This is an optimization exercise on Yosys and OpenROAD, whose aim is small area and a short achievable clock period, not a production implementation. Function was checked by simulation only, so behaviour that the tests miss may differ from the original. Not every run is shown, and edits may drop behaviour that the tests do not exercise.

<file path="flow/run.sh">
#!/bin/bash
# synth_recipe.tcl (not shown) runs the flow's synth.tcl, then flattens the netlist and writes it again
# the make line also repeats each setting of config.mk as NAME=value (left out here)
make -C /OpenROAD-flow-scripts/flow DESIGN_CONFIG=/design/flow/config.mk WORK_HOME=/design/flow/orfs CLKGATE_MAP_FILE= SYNTH_SCRIPT=/design/flow/synth_recipe.tcl finish
</file>
<file path="flow/config.mk">
export PLATFORM = sky130hd
export DESIGN_NAME = iir_cascaded_serial
export DESIGN_NICKNAME = iir_cascaded_serial
export VERILOG_FILES = /design/flow/design.v
export SDC_FILE = /design/flow/constraint.sdc
export NUM_CORES = 4
export LEC_CHECK = 0
export CAP_MARGIN = 20
export CORE_MARGIN = 2
export CORE_UTILIZATION = 40
export SLEW_MARGIN = 20
</file>
<file path="flow/constraint.sdc">
create_clock -name core_clock -period 17.0 [get_ports {clk}]
set_input_delay 3.4000 -clock core_clock [delete_from_list [all_inputs] [get_ports {clk}]]
set_output_delay 3.4000 -clock core_clock [all_outputs]
set_load 0.01 [all_outputs]
</file>
<file path="flow/design.v">
module biquad_iir_df2t #(
    parameter DATA_WIDTH = 16,
    parameter COEFF_WIDTH = 16
) (
    input  wire                         clk,
    input  wire                         rst,
    input  wire signed [DATA_WIDTH-1:0] x_in,
    input  wire signed [COEFF_WIDTH-1:0] b0,
    input  wire signed [COEFF_WIDTH-1:0] b1,
    input  wire signed [COEFF_WIDTH-1:0] b2,
    input  wire signed [COEFF_WIDTH-1:0] a1,
    input  wire signed [COEFF_WIDTH-1:0] a2,
    output reg  signed [DATA_WIDTH-1:0] y_out
);
    reg signed [DATA_WIDTH+COEFF_WIDTH-1:0] s1, s2;
    reg signed [DATA_WIDTH+COEFF_WIDTH-1:0] y_temp;
    always @(posedge clk or posedge rst) begin
        if (rst) begin
            s1 <= 0;
            s2 <= 0;
            y_out <= 0;
        end else begin
            y_temp = (b0 * x_in) + s1;
            y_out <= y_temp >>> COEFF_WIDTH;  
            s1 <= (b1 * x_in) - (a1 * y_temp) + s2;
            s2 <= (b2 * x_in) - (a2 * y_temp);
        end
    end
endmodule
module iir_cascaded_serial #(
    parameter DATA_WIDTH = 16,
    parameter COEFF_WIDTH = 16
) (
    input  wire                         clk,
    input  wire                         rst,
    input  wire signed [DATA_WIDTH-1:0] x_in,
    input  wire signed [COEFF_WIDTH-1:0] b0_1,
    input  wire signed [COEFF_WIDTH-1:0] b1_1,
    input  wire signed [COEFF_WIDTH-1:0] b2_1,
    input  wire signed [COEFF_WIDTH-1:0] a1_1,
    input  wire signed [COEFF_WIDTH-1:0] a2_1,
    input  wire signed [COEFF_WIDTH-1:0] b0_2,
    input  wire signed [COEFF_WIDTH-1:0] b1_2,
    input  wire signed [COEFF_WIDTH-1:0] b2_2,
    input  wire signed [COEFF_WIDTH-1:0] a1_2,
    input  wire signed [COEFF_WIDTH-1:0] a2_2,
    output wire signed [DATA_WIDTH-1:0] y_out
);
    wire signed [DATA_WIDTH-1:0] stage1_out;
    biquad_iir_df2t #(
        .DATA_WIDTH(DATA_WIDTH),
        .COEFF_WIDTH(COEFF_WIDTH)
    ) biquad1 (
        .clk(clk),
        .rst(rst),
        .x_in(x_in),
        .b0(b0_1),
        .b1(b1_1),
        .b2(b2_1),
        .a1(a1_1),
        .a2(a2_1),
        .y_out(stage1_out)
    );
    biquad_iir_df2t #(
        .DATA_WIDTH(DATA_WIDTH),
        .COEFF_WIDTH(COEFF_WIDTH)
    ) biquad2 (
        .clk(clk),
        .rst(rst),
        .x_in(stage1_out),
        .b0(b0_2),
        .b1(b1_2),
        .b2(b2_2),
        .a1(a1_2),
        .a2(a2_2),
        .y_out(y_out)
    );
endmodule
</file>
### Layout detail, run 1

Scale bar: 10 um. Region (254, 361) to (284, 391) um. Cells in gray, sequential cells in the stronger gray; small squares are vias.
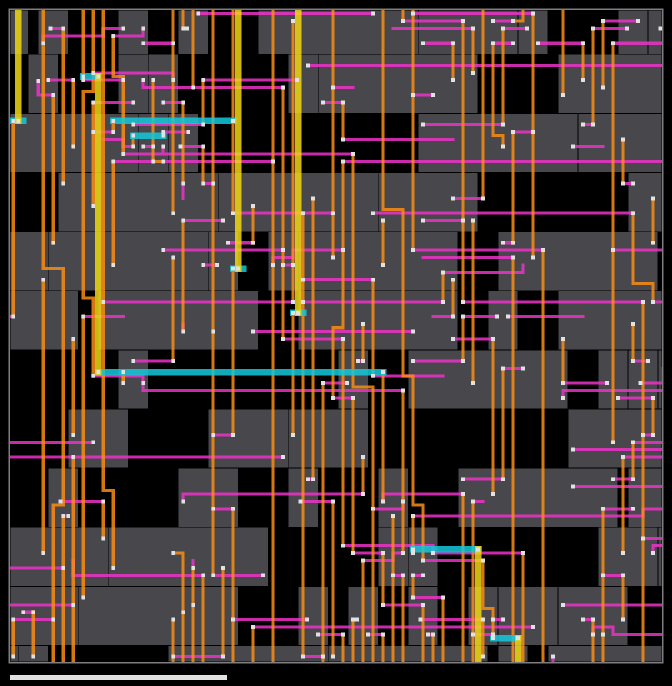
Key: met2 = orange; met3 = cyan; met1 = magenta; met4 = yellow
59 logic cells have their middle in the window. Most frequent: fa_1 (19), inv_1 (18), nand2_1 (9). Sequential cells in the window: 0.

### Routed metal per tile, run 1

Scale bar: 200 um. 27 x 27 tiles, from white (low) to dark blue (high), scaled to the fullest tile. Values are wire area over tile area, all layers added.
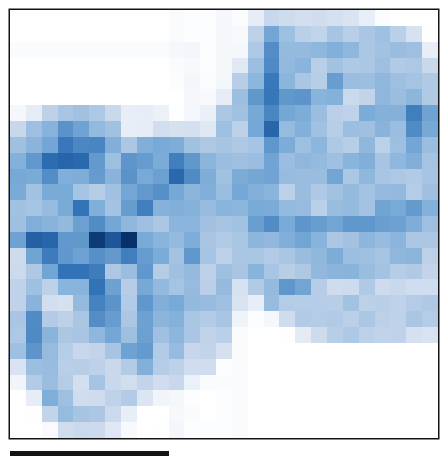
The mean over all tiles is 0.18. 22% of the tiles are nearly empty. The emptiest ninth of the die: south-east. 16% of the tiles are over half the peak. The fullest tile reaches 0.62.

### Critical path on the layout, run 1

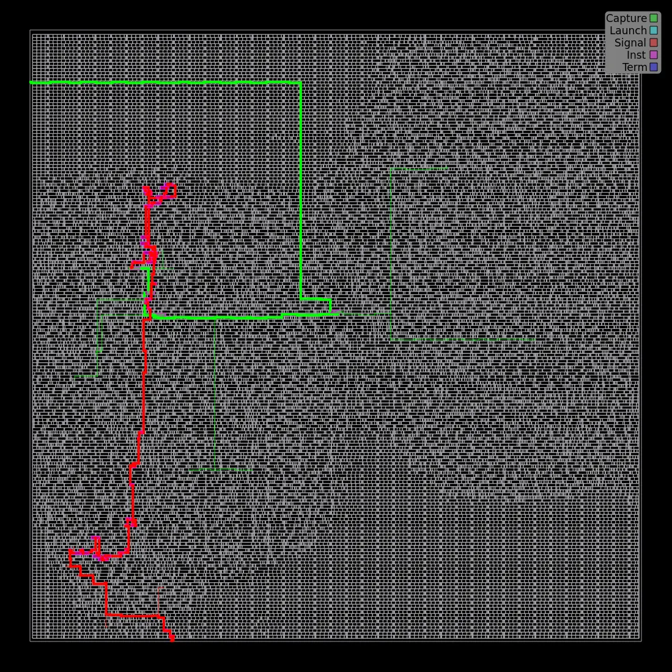
final worst path period need: 16,460 ps
Util after Layout: 43.49%
post-layout instance count excluding filler cells: 16,000
final sum of negative setup slack: 0 ps

-- run 1: cell families after synthesis --
kind of cell | synth area share, %
xor+xnor | 2.899
fa+ha+maj | 64.00
simple gates | 14.31
flops | 3.523
buf+inv | 13.09
compound gates | 2.178
-- run 1: cell type report --
class	instances	area (um2)	area share, %
Multi-Input combinational cell	8013	95230	77.50
Antenna cell	11	27.53	0.02240
Tap cell	3743	4683	3.811
Sequential cell	160	4023	3.274
Inverter	3429	12880	10.48
Clock inverter	5	52.55	0.04277
Timing Repair Buffer	615	5329	4.337
Clock buffer	28	646.9	0.5265
-- run 1: placed cells by master, fill, tap and decap left out, drive strengths merged, types with 5 or more instances in the layout --
master / Yosys / layout
inv: 3423 / 3423
o31ai: 6 / 6
ha: 834 / 834
nand4: 5 / 5
a21oi: 108 / 108
diode: 0 / 11
clkdlybuf4s50: 0 / 174
clkinv: 6 / 9
nand3: 23 / 23
buf: 2 / 440
clkbuf: 532 / 28
or3: 7 / 7
nor3: 26 / 26
nor2: 214 / 214
a41oi: 8 / 8
o21a: 25 / 25
and2: 1343 / 1343
xor2: 58 / 58
xnor3: 16 / 16
nor2b: 17 / 17
a211oi: 12 / 12
a21o: 62 / 62
fa: 3112 / 3112
xnor2: 277 / 277
nand2b: 40 / 40
o21bai: 31 / 31
dfrtp: 160 / 160
nand2: 1641 / 1641
o21ai: 50 / 50
a31oi: 9 / 9
and3: 12 / 12
or2: 7 / 7
a31o: 7 / 7
-- run 1: through the flow --
step                      hold slack, ps  utilization, %
final                              637.7           43.49
after global routing               687.9           43.48
after CTS                          658.8           43.46
after detailed placement           626.0           43.21
after global placement             647.7           43.21
after floorplan                    578.5               -
-- run 1: synthesized netlist by cell type, drive strengths merged (7+ instances only) --
cell,instances,area (um2)
a211oi,12,95.09
a21o,62,465.5
a21oi,108,551.8
a31o,7,61.31
a31oi,9,62.56
a41oi,8,77.58
and2,1343,8402
and3,12,75.07
clkbuf,532,1997
dfrtp,160,4004
fa,3112,62300
ha,834,10440
inv,3423,12850
nand2,1641,6162
nand2b,40,250.2
nand3,23,115.1
nor2,214,803.3
nor2b,17,106.4
nor3,26,130.1
o21a,25,187.7
o21ai,50,250.2
o21bai,31,232.7
or2,7,43.79
or3,7,43.79
xnor2,277,2426
xnor3,16,360.4
xor2,58,508.0
-- run 1: repair_timing --
action | CTS | global route
setup buffers | 0 | 3
endpoints found under the setup margin | 0 | 4
resized for setup | 0 | 9
-- run 1: tightest hold or removal path, stage by stage, from the launching register on --
cell	delay, ps
sky130_fd_sc_hd__dfrtp_1	350
sky130_fd_sc_hd__ha_1	140
sky130_fd_sc_hd__ha_1	130
-- run 1: registers in the layout (all words and copies together) (netlist names) --
signal         flops
biquad1.s1        32
biquad1.s2        32
biquad2.s2        32
biquad2.y_out     16
biquad2.s1        32
biquad1.y_out     16
-- run 1: per-layer routing --
layer	part of all wire [%]	track usage, %	vias up
li1	-	-	34190
met1	40	30.19	41640
met2	50	40.79	2246
met3	6.1	3.508	520
met4	3.3	6.885	36
met5	0.076	0	-
-- run 1: worst max path at each step --
stage	endpoint	startpoint	cells after the start	slack (ps)
2_1_floorplan	biquad1.s2[31]	x_in[8]	49	420
5_1_grt	biquad1.s1[31]	b0_1[7]	53	-10
3_5_place_dp	biquad1.s1[31]	b0_1[11]	49	-270
3_3_place_gp	biquad1.s1[31]	b0_1[11]	49	-120
6_report	biquad1.s1[31]	b0_1[7]	54	540
4_1_cts	biquad1.s1[31]	b0_1[7]	53	340
==> key figures, run 1 <==
Run status
  – Status: timing/DRC/antenna clean

Worst setup path
  – Critical-path cell with the highest stage delay: sky130_fd_sc_hd__fa_1
  – Arrival @ worst endpoint: 16,920 ps
  – Worst setup path category: input port to flop
  – Element type at the critical path end: flop
  – Worst reg2reg path startpoint: biquad1.y_out[1]
  – Most used cell, CP: sky130_fd_sc_hd__fa_1
  – R2r worst-path depth: 49
  – Setup slack, reg-to-reg: 2920 ps

Placement
  – Placed Instances: 15,960
  – Detailed-placement wirelength estimate: 268.7 mm
  – Placement-stage worst setup slack: -265.0 ps
  – Routability cong.: 0.8990

Routing
  – Total wirelength of the detailed-routed design: 320.2 mm
  – Detailed-route wire length per cell: 20.01 um
  – Via count of the routed design: 78,630
  – DRC violation count after routing: 0
  – Total iterations of the first detailed-routing run: 6
  – Number of antenna-violating nets in the routed design: 0

GRT
  – Aggregate global routing overflow: 0
  – Number of global-route vias before repair: 88,290

Floorplan
  – IO Pins: 194
  – Core ar.: 282,500 um2
  – Die height: 537.0 um
  – Total die area: 288,400 um2
  – Starting density of the core: 40.22%

Timing
  – Worst max-slew margin expressed relative to the limit: 20.01%
  – Worst Clk Skew: 24.69 ps
  – Upper clock frequency limit: 0.06077 GHz

Min path
  – Worst Hold Path EP: biquad1.s1[0]
  – Hold path depth: 2
  – Hold path startpoint: biquad1.s2[0]

Flow run
  – Reported max-cap violation count: 0

Synthesis
  – Syn Std Cell Area: 113,600 um2
  – Sequential area share after synthesis: 3.523%
  – Proportion of synthesized flip-flops having asynchronous set or reset: 100.0%
  – Register bit total from synthesis: 160
  – Post-synthesis net count: 16,260
  – Count of flip-flops with a built-in enable after synthesis: 0
  – Count of mapped cells out of synthesis: 12,140
  – Yosys warnings: 1

Clock network
  – Clock-pin slew on the worst setup and hold paths: 70 ps
  – Clock sinks: 160
  – Total CTS buffers: 25
  – Htree depth: 4

Finish
  – Post-route standard cell area excluding fillers: 122,900 um2
  – Total Nets Final: 16,370
  – Area growth from synthesis to final layout: 8.118%
## Run 2: large edit since run 1, in outline
flow/design.v: 78 -> 2559 lines; modules unchanged: 0
  iir_sec: new, 2528 lines
  iir_cascaded_serial: edited, 49 -> 31 lines
  removed: biquad_iir_df2t
==> module iir_cascaded_serial as of run 2 <==
module iir_cascaded_serial #(
    parameter DATA_WIDTH = 16,
    parameter COEFF_WIDTH = 16
) (
    input  wire                         clk,
    input  wire                         rst,
    input  wire signed [DATA_WIDTH-1:0] x_in,
    input  wire signed [COEFF_WIDTH-1:0] b0_1,
    input  wire signed [COEFF_WIDTH-1:0] b1_1,
    input  wire signed [COEFF_WIDTH-1:0] b2_1,
    input  wire signed [COEFF_WIDTH-1:0] a1_1,
    input  wire signed [COEFF_WIDTH-1:0] a2_1,
    input  wire signed [COEFF_WIDTH-1:0] b0_2,
    input  wire signed [COEFF_WIDTH-1:0] b1_2,
    input  wire signed [COEFF_WIDTH-1:0] b2_2,
    input  wire signed [COEFF_WIDTH-1:0] a1_2,
    input  wire signed [COEFF_WIDTH-1:0] a2_2,
    output wire signed [DATA_WIDTH-1:0] y_out
);
    wire [15:0] y1;
    iir_sec biquad1 (
        .clk(clk), .rst(rst), .u(x_in),
        .b0(b0_1), .b1(b1_1), .b2(b2_1), .a1(a1_1), .a2(a2_1),
        .y(y1)
    );
    iir_sec biquad2 (
        .clk(clk), .rst(rst), .u(y1),
        .b0(b0_2), .b1(b1_2), .b2(b2_2), .a1(a1_2), .a2(a2_2),
        .y(y_out)
    );
endmodule
==> flow/flow/run.sh (new file) <==
#!/bin/bash
# Own flow: the standard layout (standard.sh) with the synthesis script
# replaced by flow/synth.tcl (same registers; different combinational mapping).
# make's full output goes to orfs_make.log; ORFS keeps each step's log under orfs/logs.
set -euo pipefail
W=$(pwd)
export FLOW_ABC_SCRIPT=$W/flow/abc.script
bash standard.sh SYNTH_SCRIPT=$W/flow/synth.tcl finish > $W/orfs_make.log 2>&1
==> flow/flow/abc.script (new file) <==
&get -n
&st
&dch
&nf
&put
==> flow/flow/synth.tcl (new file) <==
# Standard synthesis (synth_recipe.tcl) with two changes that touch only
# combinational logic: Yosys's early "abc -fast" is skipped so extract_fa sees
# the RTL's full adders as written, and the final ABC mapping uses
# flow/abc.script (one delay-oriented mapping with structural choices) instead
# of ORFS's speed script, which rewrites the XOR-heavy Booth logic into
# larger AND/OR logic.
proc synth {args} { yosys synth -nofsm -noshare -noabc {*}$args }
proc abc {args} {
  set i [lsearch $args -script]
  if {$i >= 0} { lset args [expr {$i+1}] $::env(FLOW_ABC_SCRIPT) }
  yosys abc {*}$args
}
source $::env(SCRIPTS_DIR)/synth.tcl
# left out here: clear keep_hierarchy, flatten, clean up, hide names made inside functions, write 1_2_yosys.v
==> flow/standard.sh (new file) <==
#!/bin/bash
# synth_recipe.tcl (not shown) runs the flow's synth.tcl, then flattens the netlist and writes it again
# the make line also repeats each setting of config.mk as NAME=value (left out here)
make -C /OpenROAD-flow-scripts/flow DESIGN_CONFIG=/design/flow/config.mk WORK_HOME=/design/flow/orfs CLKGATE_MAP_FILE= SYNTH_SCRIPT=/design/flow/synth_recipe.tcl "${@:-finish}"
removed: flow/run.sh
### Routed metal per tile, run 2

Scale bar: 100 um. 22 x 22 tiles, from white (low) to dark blue (high), scaled to the fullest tile. Values are wire area over tile area, all layers added.
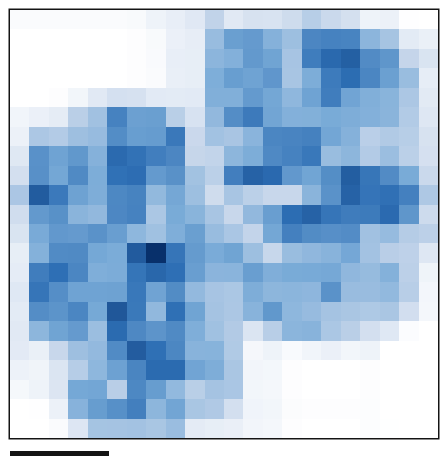
via count of the routed design: 59,090
total track usage: 30.74%
detailed-route wire length per cell: 30.48 um

==> key figures, run 2 <==
Synthesis
  – Post-synthesis net count: 8,247
  – Most frequent cell after synthesis: sky130_fd_sc_hd__xnor2_1
  – Most common library cells after synthesis: sky130_fd_sc_hd__xnor2_1 (1,645), sky130_fd_sc_hd__fa_1 (1,502), sky130_fd_sc_hd__a22oi_1 (749), sky130_fd_sc_hd__o22ai_1 (726), sky130_fd_sc_hd__clkinv_1 (342)
  – Top cells by area, synth: sky130_fd_sc_hd__fa_1 (41%), sky130_fd_sc_hd__xnor2_1 (20%), sky130_fd_sc_hd__dfrtp_1 (9.8%)
  – Sequential area share after synthesis: 13.35%
  – Yosys warnings: 1
  – Syn Std Cell Area: 72,810 um2
  – Synth top area share: 41.29%
  – Count of flip-flops with a built-in enable after synthesis: 0
  – Proportion of synthesized flip-flops having asynchronous set or reset: 69.08%
  – Register bit total from synthesis: 414

Placement
  – Detailed-placement wirelength estimate: 203.4 mm
  – Routability cong.: 0.9532
  – Placement-stage worst setup slack: 8292 ps

Timing
  – Worst Clk Skew: 40.98 ps
  – Worst max-slew margin expressed relative to the limit: 26.58%
  – Final sum of negative setup slack: 0 ps
  – Upper clock frequency limit: 0.1140 GHz

Finish
  – Area growth from synthesis to final layout: 13.04%
  – Most common cell after layout, fill and taps aside: sky130_fd_sc_hd__xnor2_1
  – Commonest cells after routing, fill and taps aside: sky130_fd_sc_hd__xnor2_1 (1,594), sky130_fd_sc_hd__fa_1 (1,502), sky130_fd_sc_hd__a22oi_1 (749)
  – Total Nets Final: 8,741

Worst setup path
  – Critical-path cell with the highest stage delay: sky130_fd_sc_hd__nor2_2
  – Setup slack, reg-to-reg: 8220 ps
  – Worst setup path category: flop to flop
  – R2r worst-path depth: 18
  – Arrival @ worst endpoint: 9360 ps
  – Maximum cell stage delay along the critical path: 690 ps
  – Element type at the critical path end: flop
  – Worst reg2reg path startpoint: biquad1.X[7]
  – Most used cell, CP: sky130_fd_sc_hd__fa_1

Floorplan
  – Starting density of the core: 40.29%
  – Die height: 430.7 um
  – Total die area: 185,500 um2
  – IO Pins: 194
  – Core ar.: 180,700 um2

Min path
  – Worst Hold Path EP: biquad2.Sc[0]
  – Hold path depth: 2
  – Hold path startpoint: biquad2.A2[0]

Clock network
  – Count of cells resized by post-cts repair: 0
  – Htree depth: 2
  – Total CTS buffers: 60
  – Clock sinks: 414
  – Setup Fix Bufs, Post-CTS: 0
  – Clock-pin slew on the worst setup and hold paths: 60 ps

Routing
  – DRC violation count after routing: 0
  – Total iterations of the first detailed-routing run: 8
  – Number of antenna-violating nets in the routed design: 0

Run status
  – Status: timing/DRC/antenna clean

Flow run
  – Reported max-cap violation count: 0

GRT
  – Aggregate global routing overflow: 0
  – Number of global-route vias before repair: 62,570
### Critical path on the layout, run 2

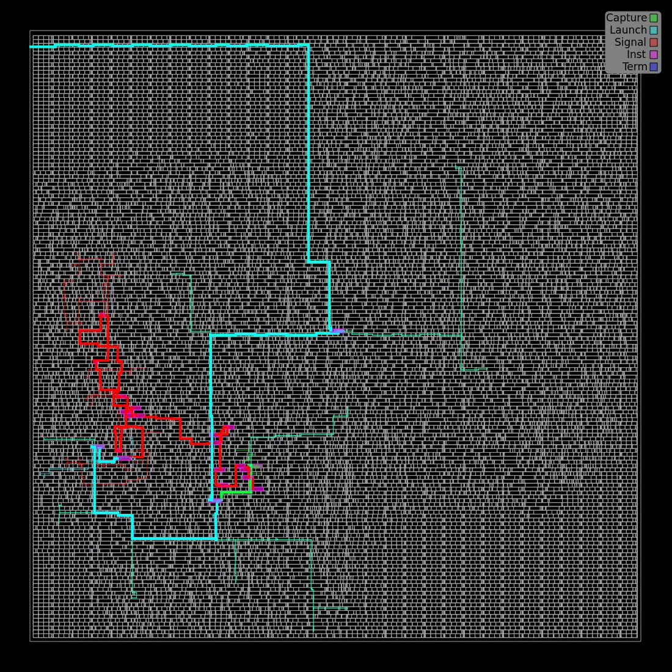
Util after Layout: 45.54%
setup ws final: 8225 ps
post-layout instance count excluding filler cells: 9,328
final worst path period need: 8775 ps

-- run 2: changes by cell type in the layout (fill, tap and decap cells not counted), sizes merged, moves of 126 or more --
| cell | delta |
|---|---|
| inv | -3410 |
| fa | -1610 |
| nand2 | -1471 |
| xnor2 | +1368 |
| and2 | -1337 |
| a22oi | +749 |
| o22ai | +723 |
| ha | -678 |
| clkinv | +349 |
| buf | -185 |
| dfxtp | +128 |
| dfrtp | +126 |
-- run 2: per-stage QoR --
stage | utilization [%] | cells | hold slack [ps]
4_1_cts | 45.54 | 9326 | 614.4
3_5_place_dp | 44.42 | 9213 | 586.9
5_1_grt | 45.54 | 9326 | 655.3
6_report | 45.54 | 9328 | 629.1
2_1_floorplan | - | 6411 | 526.6
3_3_place_gp | 44.42 | 9213 | 606.3
-- run 2: cell families after synthesis --
logic type | count (synthesis) | share of synthesized area (%)
compound gates | 1831 | 16.79
xor+xnor | 1771 | 21.66
fa+ha+maj | 1658 | 43.98
buf+inv | 358 | 1.928
flops | 414 | 13.35
mux | 10 | 0.1461
simple gates | 369 | 2.148
-- run 2: metal layers --
metal | wire (um) | vias up | GRT usage [%]
met1 | 107500 | 30400 | 40.84
li1 | - | 23670 | -
met2 | 131000 | 4229 | 48.25
met3 | 30880 | 784 | 6.777
met5 | 14 | - | 0
met4 | 14980 | 2 | 13.67
-- run 2: how the worst max path moves through the flow --
stage | start | end | slack, ps | depth (start not counted)
after CTS | biquad1.X[7] | biquad1.Ts[23] | 8270 | 18
after global routing | biquad2.X[1] | biquad2.Ts[19] | 7980 | 18
final | biquad1.X[7] | biquad1.Ts[23] | 8220 | 18
after global placement | biquad2.X[1] | biquad2.Ts[19] | 8400 | 18
after detailed placement | biquad2.X[1] | biquad2.Ts[19] | 8290 | 18
after floorplan | biquad2.X[3] | biquad2.Ts[19] | 7020 | 17
-- run 2: final cells by class --
cell class / instances / area, um2 / share of cell area, %
multi-input cells: 5639 / 62420 / 75.84
flip-flops and latches: 414 / 9769 / 11.87
repair buffers: 448 / 3846 / 4.673
well taps: 2370 / 2965 / 3.603
clock buffers: 72 / 1607 / 1.952
inverters: 342 / 1291 / 1.569
clock inverters: 41 / 406.6 / 0.4940
diodes: 2 / 5.005 / 0.006080
-- run 2: worst min-delay path, stage by stage, from the launching register on --
cell and delay [ps]:
sky130_fd_sc_hd__dfxtp_1 400, sky130_fd_sc_hd__nand2_1 110, sky130_fd_sc_hd__xor2_1 70
==> inputs of run 3 (changes only) <==
--- a/flow/flow/run.sh
+++ b/flow/flow/run.sh
@@ -7,2 +7,2 @@
 export FLOW_ABC_SCRIPT=$W/flow/abc.script
-bash standard.sh SYNTH_SCRIPT=$W/flow/synth.tcl finish > $W/orfs_make.log 2>&1
+bash standard.sh SYNTH_SCRIPT=$W/flow/synth.tcl SETUP_SLACK_MARGIN=10 finish > $W/orfs_make.log 2>&1
### Cell classes on the final placement, run 3

Fill, decap, tap and diode cells in gray.
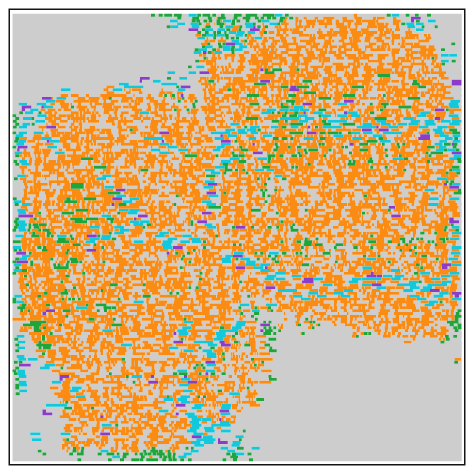
Key: other buffers and delay cells = green [cells 724]; all other logic = orange [cells 5,989]; flip-flops = cyan [cells 414]; clock drivers and dummy loads = purple [cells 116]
post-route standard cell area excluding fillers: 89,830 um2
std cell rows: 156
Core ar.: 180,700 um2

==> key figures, run 3 <==
Timing
  – Worst Clk Skew: 51.50 ps
  – Final sum of negative setup slack: 0 ps
  – Final worst path period need: 7374 ps
  – Upper clock frequency limit: 0.1356 GHz

Synthesis
  – Most common library cells after synthesis: sky130_fd_sc_hd__xnor2_1 (1,645), sky130_fd_sc_hd__fa_1 (1,502), sky130_fd_sc_hd__a22oi_1 (749), sky130_fd_sc_hd__o22ai_1 (726), sky130_fd_sc_hd__clkinv_1 (342)
  – Post-synthesis net count: 8,247
  – Xor and xnor fraction of the mapped netlist area: 21.66%
  – Proportion of synthesized flip-flops having asynchronous set or reset: 69.08%
  – Multiplexer area fraction after synthesis: 0.1461%
  – Library cell occupying the most area in the post-synthesis netlist: sky130_fd_sc_hd__fa_1
  – Syn Std Cell Area: 72,810 um2
  – Sequential area share after synthesis: 13.35%
  – Top cells by area, synth: sky130_fd_sc_hd__fa_1 (41%), sky130_fd_sc_hd__xnor2_1 (20%), sky130_fd_sc_hd__dfrtp_1 (9.8%)
  – Main combinational cell family by area after synthesis: adder cells

Placement
  – Routability cong.: 0.9684
  – Placed Instances: 9,199

Clock network
  – Total CTS buffers: 61
  – Clock-pin slew on the worst setup and hold paths: 70 ps

Routing
  – Detailed-route wire length per cell: 31.33 um
  – Total wirelength of the detailed-routed design: 301.3 mm
  – Via count of the routed design: 61,720

Worst setup path
  – Element type at the critical path end: flop
  – Worst setup path category: flop to flop

Finish
  – Post-layout instance count excluding filler cells: 9,615
  – Area growth from synthesis to final layout: 23.36%
  – Area of all sequential standard cells: 9798 um2
  – Commonest cells after routing, fill and taps aside: sky130_fd_sc_hd__xnor2_1 (1,555), sky130_fd_sc_hd__fa_1 (1,136), sky130_fd_sc_hd__o22ai_1 (725)

Floorplan
  – Total die area: 185,500 um2

GRT
  – Total track usage: 32.10%
  – Number of global-route vias before repair: 65,230

Run status
  – Status: timing/DRC/antenna clean
### Layout detail, run 3

Scale bar: 10 um. Region (200, 286) to (230, 316) um. Cells in gray, sequential cells in the stronger gray; small squares are vias.
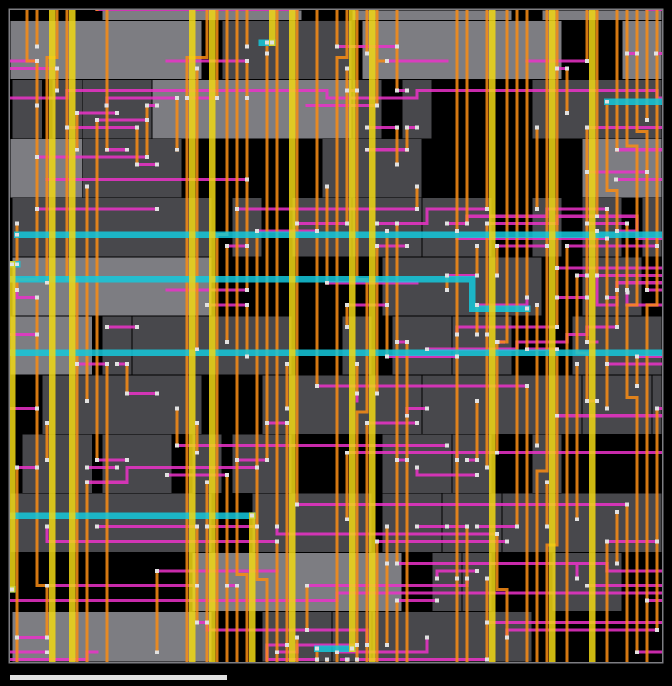

run 3: cell counts after synthesis:
Identical to the previous run, type by type.
run 3: cell type report:
type | instances | share of cell area (%)
Inverter | 342 | 1.545
Multi-Input combinational cell | 5647 | 73.12
Sequential cell | 414 | 10.91
Clock inverter | 37 | 0.4012
Clock buffer | 79 | 1.949
Tap cell | 2370 | 3.301
Antenna cell | 2 | 0.005572
Timing Repair Buffer | 724 | 8.770
run 3: final timing paths:
path                                from              to  slack [ps]  depth (start not counted)
setup / recovery           biquad1.X[15]  biquad1.Ts[19]        9630                         15
hold reg to reg            biquad1.A2[0]   biquad1.Sc[0]         710                          2
max in group asynchronous            rst    biquad1.X[3]       12310                          3
setup reg to reg           biquad1.X[15]  biquad1.Ts[19]        9630                         15
hold / removal             biquad1.A2[0]   biquad1.Sc[0]         710                          2
min in group asynchronous            rst   biquad2.Ts[6]        3110                          2
run 3: what timing repair did:
| action | in CTS | in global routing |
|---|---|---|
| gates resized for setup | 435 | 233 |
| pin swaps | 206 | 207 |
| endpoints found under the hold margin | 0 | 0 |
| setup endpoints to repair | 143 | 92 |
| gates cloned | 39 | 9 |
| buffers inserted | 202 | 48 |
| hold buffers | 0 | 0 |
run 3: cell families (layout without fill, tap and decap cells):
logic type               after synthesis  in the layout
adder cells (fa/ha/maj)             1658           1658
other                                  0              2
XOR/XNOR                            1771           1771
AND/OR/NAND/NOR                      369            377
multiplexers                          10             10
flip-flops                           414            414
AO/OA/AOI/OAI                       1831           1831
buffers and inverters                358           1182
run 3: layer usage:
metal	GRT usage (%)	wire, um	vias to the layer above
li1	-	-	24320
met1	40.57	107000	31730
met2	49.66	136800	4560
met3	7.671	33930	1106
met4	20.09	23580	0
met5	0.1041	0	-
run 3: critical path, cell delays in order, from the launching register on:
cell                      delay [ps]
sky130_fd_sc_hd__dfrtp_2         430
sky130_fd_sc_hd__buf_12          150
sky130_fd_sc_hd__fa_2            380
sky130_fd_sc_hd__fa_2            640
sky130_fd_sc_hd__fa_1            470
sky130_fd_sc_hd__fa_2            410
sky130_fd_sc_hd__fa_2            610
sky130_fd_sc_hd__fa_2            460
sky130_fd_sc_hd__fa_2            370
sky130_fd_sc_hd__fa_2            380
sky130_fd_sc_hd__fa_2            560
sky130_fd_sc_hd__fa_2            460
sky130_fd_sc_hd__fa_2            410
sky130_fd_sc_hd__fa_2            580
sky130_fd_sc_hd__fa_2            440
sky130_fd_sc_hd__fa_1            460
run 3: per-stage QoR:
| step | util, % | setup WS (ps) | instance area, um2 |
|---|---|---|---|
| global placement | 45.14 | 8543 | 81580 |
| CTS | 48.81 | 9618 | 88220 |
| global route | 49.70 | 9506 | 89820 |
| detailed placement | 45.14 | 8464 | 81590 |
| finish | 49.70 | 9626 | 89830 |
| floorplan | - | 9149 | 74450 |
==> inputs of run 4 (changes only) <==
==> flow/run.sh (new file) <==
#!/bin/bash
# synth_recipe.tcl (not shown) runs the flow's synth.tcl, then flattens the netlist and writes it again
# the make line also repeats each setting of config.mk as NAME=value (left out here)
make -C /OpenROAD-flow-scripts/flow DESIGN_CONFIG=/design/flow/config.mk WORK_HOME=/design/flow/orfs CLKGATE_MAP_FILE= SYNTH_SCRIPT=/design/flow/synth_recipe.tcl finish
removed: flow/flow/run.sh
removed: flow/flow/abc.script
removed: flow/flow/synth.tcl
removed: flow/standard.sh
### Routed metal per tile, run 4

Scale bar: 200 um. 27 x 27 tiles, from white (low) to dark blue (high), scaled to the fullest tile. Values are wire area over tile area, all layers added.
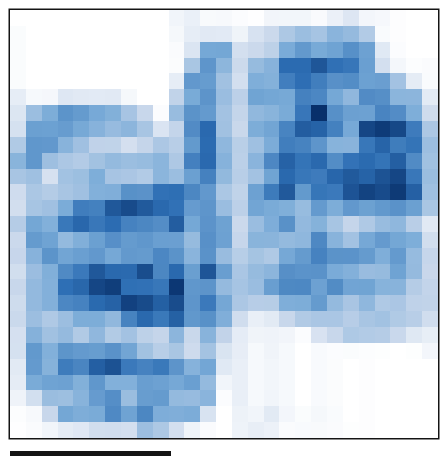
The emptiest ninth of the die: south-east. The mean over all tiles is 0.27. 35% of the tiles are over half the peak. 15% of the tiles are nearly empty. The fullest tile reaches 0.73.

==> key figures, run 4 <==
Timing
  – Upper clock frequency limit: 0.1060 GHz
  – Worst max-slew margin expressed relative to the limit: 16.27%
  – Final sum of negative setup slack: 0 ps

Synthesis
  – Most frequent cell after synthesis: sky130_fd_sc_hd__a21oi_1
  – Register bit total from synthesis: 414
  – Proportion of synthesized flip-flops having asynchronous set or reset: 69.08%
  – Most common library cells after synthesis: sky130_fd_sc_hd__a21oi_1 (1,721), sky130_fd_sc_hd__clkbuf_1 (1,556), sky130_fd_sc_hd__inv_1 (1,517), sky130_fd_sc_hd__fa_1 (1,500), sky130_fd_sc_hd__nand2_1 (1,462)
  – Library cell occupying the most area in the post-synthesis netlist: sky130_fd_sc_hd__fa_1
  – Synth top area share: 27.13%
  – Top cells by area, synth: sky130_fd_sc_hd__fa_1 (27%), sky130_fd_sc_hd__a21oi_1 (7.8%), sky130_fd_sc_hd__dfrtp_1 (6.5%)
  – Post-synthesis net count: 17,080
  – Syn Std Cell Area: 110,700 um2

Floorplan
  – Die height: 530.0 um
  – Total die area: 280,900 um2
  – Core ar.: 275,800 um2
  – Std cell rows: 193
  – IO Pins: 194

Clock network
  – Clock-pin slew on the worst setup and hold paths: 60 ps
  – Setup Fix Bufs, Post-CTS: 0

Placement
  – Placed Instances: 17,650
  – Placement-stage worst setup slack: 7591 ps
  – Post-placement cell area: 114,200 um2
  – Routability cong.: 0.9361

Finish
  – Most common cell after layout, fill and taps aside: sky130_fd_sc_hd__a21oi_1
  – Post-route standard cell area excluding fillers: 116,500 um2
  – Area of all sequential standard cells: 9916 um2
  – Area growth from synthesis to final layout: 5.258%
  – Commonest cells after routing, fill and taps aside: sky130_fd_sc_hd__a21oi_1 (1,720), sky130_fd_sc_hd__inv_1 (1,511), sky130_fd_sc_hd__fa_1 (1,499)
  – Footprint of the multi-input gates: 88,700 um2

Run status
  – Status: timing/DRC/antenna clean

Routing
  – Total wirelength of the detailed-routed design: 438.3 mm
  – Number of antenna-violating nets in the routed design: 0
  – Total iterations of the first detailed-routing run: 8
  – DRC violation count after routing: 0
  – Detailed-route wire length per cell: 24.66 um

Worst setup path
  – Most used cell, CP: sky130_fd_sc_hd__xnor2_1
  – Critical-path cell with the highest stage delay: sky130_fd_sc_hd__ha_1

GRT
  – Total track usage: 30.47%
  – Aggregate global routing overflow: 0
### Clock wires, drivers and flops, run 4

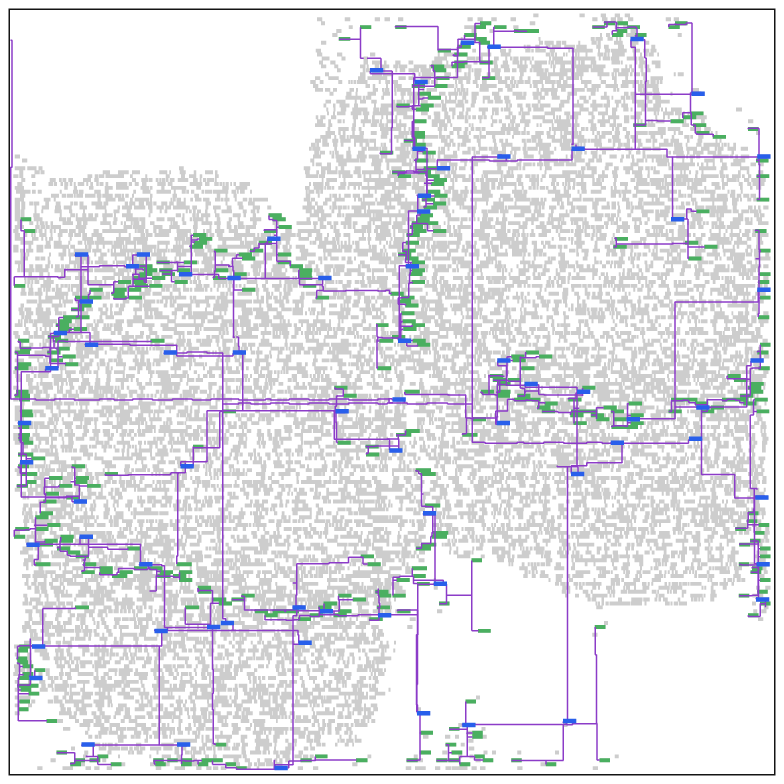
Key: clock wires = purple [length 10,500 um]; flip-flops = green [count 414]; cells driving clock nets = blue [count 70]
There are 71 routed clock nets.

[run 4: cells by family after synthesis]
family	share of synthesized area [%]
buffers and inverters	11.80
XOR/XNOR	3.332
AO/OA/AOI/OAI	29.36
adder cells (fa/ha/maj)	32.75
multiplexers	0.7110
AND/OR/NAND/NOR	13.27
flip-flops	8.781
[run 4: layout make-up]
cell class	instances	area share [%]
flip-flops and latches	414	8.511
clock buffers	93	1.728
multi-input cells	11370	76.13
well taps	3705	3.979
clock inverters	30	0.2384
inverters	1544	4.983
repair buffers	617	4.422
diodes	4	0.008591
[run 4: routing by layer]
layer	vias to the layer above	global-route usage (%)	share of wire [%]
met2	6510	46.76	44
met4	2	18.34	7.3
li1	49760	-	-
met5	-	0	0.0030
met1	53090	40.37	39
met3	1098	4.766	10
[run 4: metrics by stage]
step	util (%)
floorplan	-
global placement	41.39
detailed placement	41.39
CTS	42.23
global route	42.25
finish	42.25
[run 4: final timing paths]
check                          startpoint        endpoint  slack, ps  cells past startpoint
min in group asynchronous             rst  biquad1.Ss[26]       3110                      2
max reg2reg                biquad1.Ts[10]  biquad1.Ts[31]       7560                     33
max                        biquad1.Ts[10]  biquad1.Ts[31]       7560                     33
max in group asynchronous             rst  biquad2.Ss[29]      12460                      3
min                         biquad2.A2[1]   biquad2.Sc[1]        790                      1
min reg2reg                 biquad2.A2[1]   biquad2.Sc[1]        790                      1
[run 4: worst max-delay path, delay by kind of cell (launching register included)]
kind | cells | cell delay [ps]
AO/OA/AOI/OAI | 5 | 1350
XOR/XNOR | 11 | 1970
adder cells (fa/ha/maj) | 8 | 3410
buffers and inverters | 5 | 1190
flip-flops | 1 | 360
AND/OR/NAND/NOR | 4 | 1010
## Run 5: large edit since run 4, in outline
flow/design.v: 2559 -> 2565 lines; modules unchanged: 1
  iir_sec: edited, 2528 -> 2534 lines
==> flow/flow/run.sh (new file) <==
#!/bin/bash
# Own flow: the standard layout (standard.sh) with the synthesis script
# replaced by flow/synth.tcl (same registers; different combinational mapping).
# make's full output goes to orfs_make.log; ORFS keeps each step's log under orfs/logs.
set -euo pipefail
W=$(pwd)
export FLOW_ABC_SCRIPT=$W/flow/abc.script
bash standard.sh SYNTH_SCRIPT=$W/flow/synth.tcl SETUP_SLACK_MARGIN=10 finish > $W/orfs_make.log 2>&1
==> flow/flow/abc.script (new file) <==
&get -n
&st
&dch
&nf
&put
==> flow/flow/synth.tcl (new file) <==
# Standard synthesis (synth_recipe.tcl) with two changes that touch only
# combinational logic: Yosys's early "abc -fast" is skipped so extract_fa sees
# the RTL's full adders as written, and the final ABC mapping uses
# flow/abc.script (one delay-oriented mapping with structural choices) instead
# of ORFS's speed script, which rewrites the XOR-heavy Booth logic into
# larger AND/OR logic.
proc synth {args} { yosys synth -nofsm -noshare -noabc {*}$args }
proc abc {args} {
  set i [lsearch $args -script]
  if {$i >= 0} { lset args [expr {$i+1}] $::env(FLOW_ABC_SCRIPT) }
  yosys abc {*}$args
}
source $::env(SCRIPTS_DIR)/synth.tcl
# left out here: clear keep_hierarchy, flatten, clean up, hide names made inside functions, write 1_2_yosys.v
==> flow/standard.sh (new file) <==
#!/bin/bash
# synth_recipe.tcl (not shown) runs the flow's synth.tcl, then flattens the netlist and writes it again
# the make line also repeats each setting of config.mk as NAME=value (left out here)
make -C /OpenROAD-flow-scripts/flow DESIGN_CONFIG=/design/flow/config.mk WORK_HOME=/design/flow/orfs CLKGATE_MAP_FILE= SYNTH_SCRIPT=/design/flow/synth_recipe.tcl "${@:-finish}"
removed: flow/run.sh
### Critical path on the layout, run 5

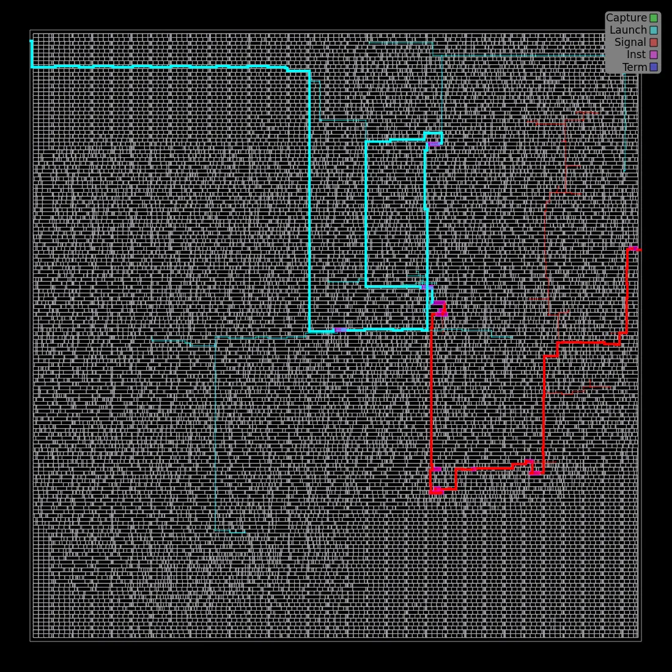
setup ws final: 10,010 ps
post-layout instance count excluding filler cells: 9,546
final worst path period need: 6992 ps

==> key figures, run 5 <==
Synthesis
  – Sequential area share after synthesis: 12.74%
  – Count of mapped cells out of synthesis: 6,482
  – Multiplexer area fraction after synthesis: 0.1036%
  – Xor and xnor fraction of the mapped netlist area: 21.46%
  – Post-synthesis net count: 8,320
  – Syn Std Cell Area: 72,470 um2
  – Most frequent cell after synthesis: sky130_fd_sc_hd__xnor2_1
  – Main combinational cell family by area after synthesis: adder cells

Routing
  – Detailed-route wire length per cell: 31.47 um
  – Number of antenna-violating nets in the routed design: 0
  – Via count of the routed design: 62,030

Timing
  – Final sum of negative setup slack: 0 ps
  – Worst max-slew margin expressed relative to the limit: 24.60%
  – Upper clock frequency limit: 0.1430 GHz

Clock network
  – Htree depth: 2

Worst setup path
  – Launch point of the critical path: biquad2.Ts[0]
  – Worst reg2reg path startpoint: biquad1.Ts[0]
  – Arrival @ worst endpoint: 3590 ps
  – Worst setup path category: flop to output pin

GRT
  – Total track usage: 32.01%
  – Aggregate global routing overflow: 0

Floorplan
  – Starting density of the core: 40.18%

Run status
  – Status: timing/DRC/antenna clean
### Clock wires, drivers and flops, run 5

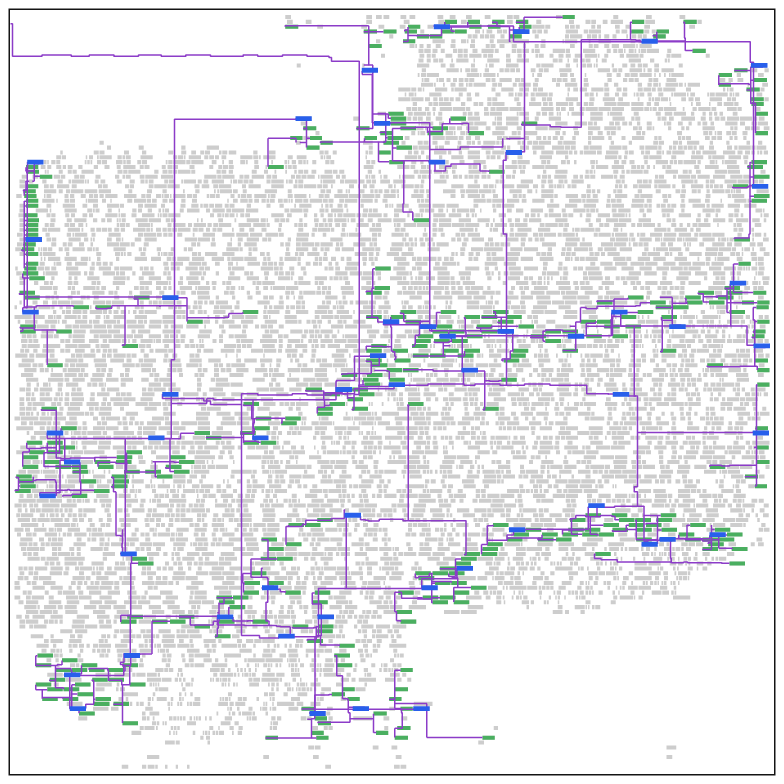
Key: clock wires = purple [length 8,090 um]; cells driving clock nets = blue [count 54]; flip-flops = green [count 388]
Position of the flops: spread over the die.
clock latency of the later-clocked register in the worst-skew pair: 720 ps

==> run 5: changes by cell type in the layout (fill, tap and decap cells not counted), moves of 429 or more <==
| cell | delta |
|---|---|
| sky130_fd_sc_hd__inv_1 | -1511 |
| sky130_fd_sc_hd__nand2_1 | -1288 |
| sky130_fd_sc_hd__o21ai_0 | -987 |
| sky130_fd_sc_hd__xnor2_1 | +1353 |
| sky130_fd_sc_hd__maj3_1 | -429 |
| sky130_fd_sc_hd__nor2_1 | -1171 |
| sky130_fd_sc_hd__a21oi_1 | -1567 |
==> run 5: layout make-up <==
cell class                 instances  area [um2]  share of cell area [%]
multi-input combinational       5679       63930                   74.53
sequential                       388        9260                   10.80
timing repair buffer             594        6043                   7.045
tap                             2370        2965                   3.457
inverter                         405        1704                   1.987
clock buffer                      74        1518                   1.769
clock inverter                    27       322.8                  0.3763
antenna                            8       20.02                 0.02334
timing repair inverter             1       16.27                 0.01896
==> run 5: per-layer routing <==
metal | global-route usage (%) | share of wire, % | vias up
met4 | 22.08 | 8.7 | 0
met5 | 0.1301 | 0 | -
met1 | 40.37 | 35 | 31620
met2 | 49.41 | 45 | 4907
li1 | - | - | 24210
met3 | 6.642 | 11 | 1296
==> run 5: through the flow <==
step                      worst slack (ps)  hold slack (ps)  area [um2]
after floorplan                       9478            692.5       73270
after global placement                8074            712.1       80650
after detailed placement              8088            728.7       80650
after CTS                             9950            740.9       84460
after global routing                  9904            780.0       85780
final                                10010            732.9       85780
==> run 5: timing repair <==
item / 4_1_cts / 5_1_grt
endpoints found under the hold margin: 0 / 0
endpoints found under the setup margin: 175 / 92
gates cloned: 19 / 12
pin swaps: 33 / 95
resized for setup: 289 / 209
setup buffers: 61 / 56
==> run 5: cells by family after synthesis <==
family | after synthesis
xor+xnor | 1755
flops | 388
buf+inv | 421
fa+ha+maj | 1660
compound gates | 1885
simple gates | 366
mux | 7
==> run 5: worst paths after layout <==
| path | slack (ps) | to | depth (start not counted) |
|---|---|---|---|
| max | 10010 | y_out[4] | 10 |
| min | 730 | biquad2.Ts[1] | 2 |
| max reg2reg | 10100 | biquad2.Ws[21] | 20 |
| min reg2reg | 730 | biquad2.Ts[1] | 2 |
| max in group asynchronous | 11520 | biquad1.Wc[7] | 4 |
| min in group asynchronous | 3310 | biquad2.Ts[24] | 2 |
==> run 5: worst max-delay path, stage by stage (launching register included) <==
cell and delay (ps):
sky130_fd_sc_hd__dfrtp_1 360, sky130_fd_sc_hd__ha_1 260, sky130_fd_sc_hd__fa_2 500, sky130_fd_sc_hd__nand3_4 150, sky130_fd_sc_hd__a2111oi_4 80, sky130_fd_sc_hd__a211oi_2 330, sky130_fd_sc_hd__o21ai_2 180, sky130_fd_sc_hd__xnor2_2 210
sky130_fd_sc_hd__buf_12 230, sky130_fd_sc_hd__clkinv_1 80, sky130_fd_sc_hd__clkdlybuf4s50_1 470

## afterwards: timing with drivers on the ports
In the flow no input, the clock included, has a driving cell. The finished layouts below were timed again as built, in two steps. Step 1, drivers: a clkbuf_16 drives clk and a buf_2 each remaining input, both assumed. Step 2 adds t to the input delays and takes it off the output delays; t is the mean of the earliest and latest rising clock arrival at the registers after step 1. Input paths then give back, and output paths get back, about the clock's delay inside the block. a / b / c = no drivers / after step 1 / after step 2; a / b = the first two.
run | t (ns) | setup slack, ns | hold WS [ns] | worst register clock-pin slew, ns
run 1 | 0.676 | 0.544 / 0.606 / -0.071 | 0.638 / 0.638 / 0.638 | 0.09 / 0.09
run 2 | 0.809 | 8.225 / 8.225 / 8.225 | 0.629 / 0.629 / 0.629 | 0.07 / 0.07
run 3 | 0.824 | 9.626 / 9.626 / 8.945 | 0.714 / 0.714 / 0.714 | 0.08 / 0.08
run 4 | 0.903 | 7.563 / 7.563 / 7.563 | 0.789 / 0.789 / 0.789 | 0.07 / 0.07
run 5 | 0.782 | 10.008 / 9.924 / 9.246 | 0.733 / 0.733 / 0.733 | 0.08 / 0.08
Met with ideal ports but missed after step 2: setup timing in run 1. The setup slack of run 5, which loses most, moves by -0.084 ns with the drivers and by -0.762 ns with both steps.
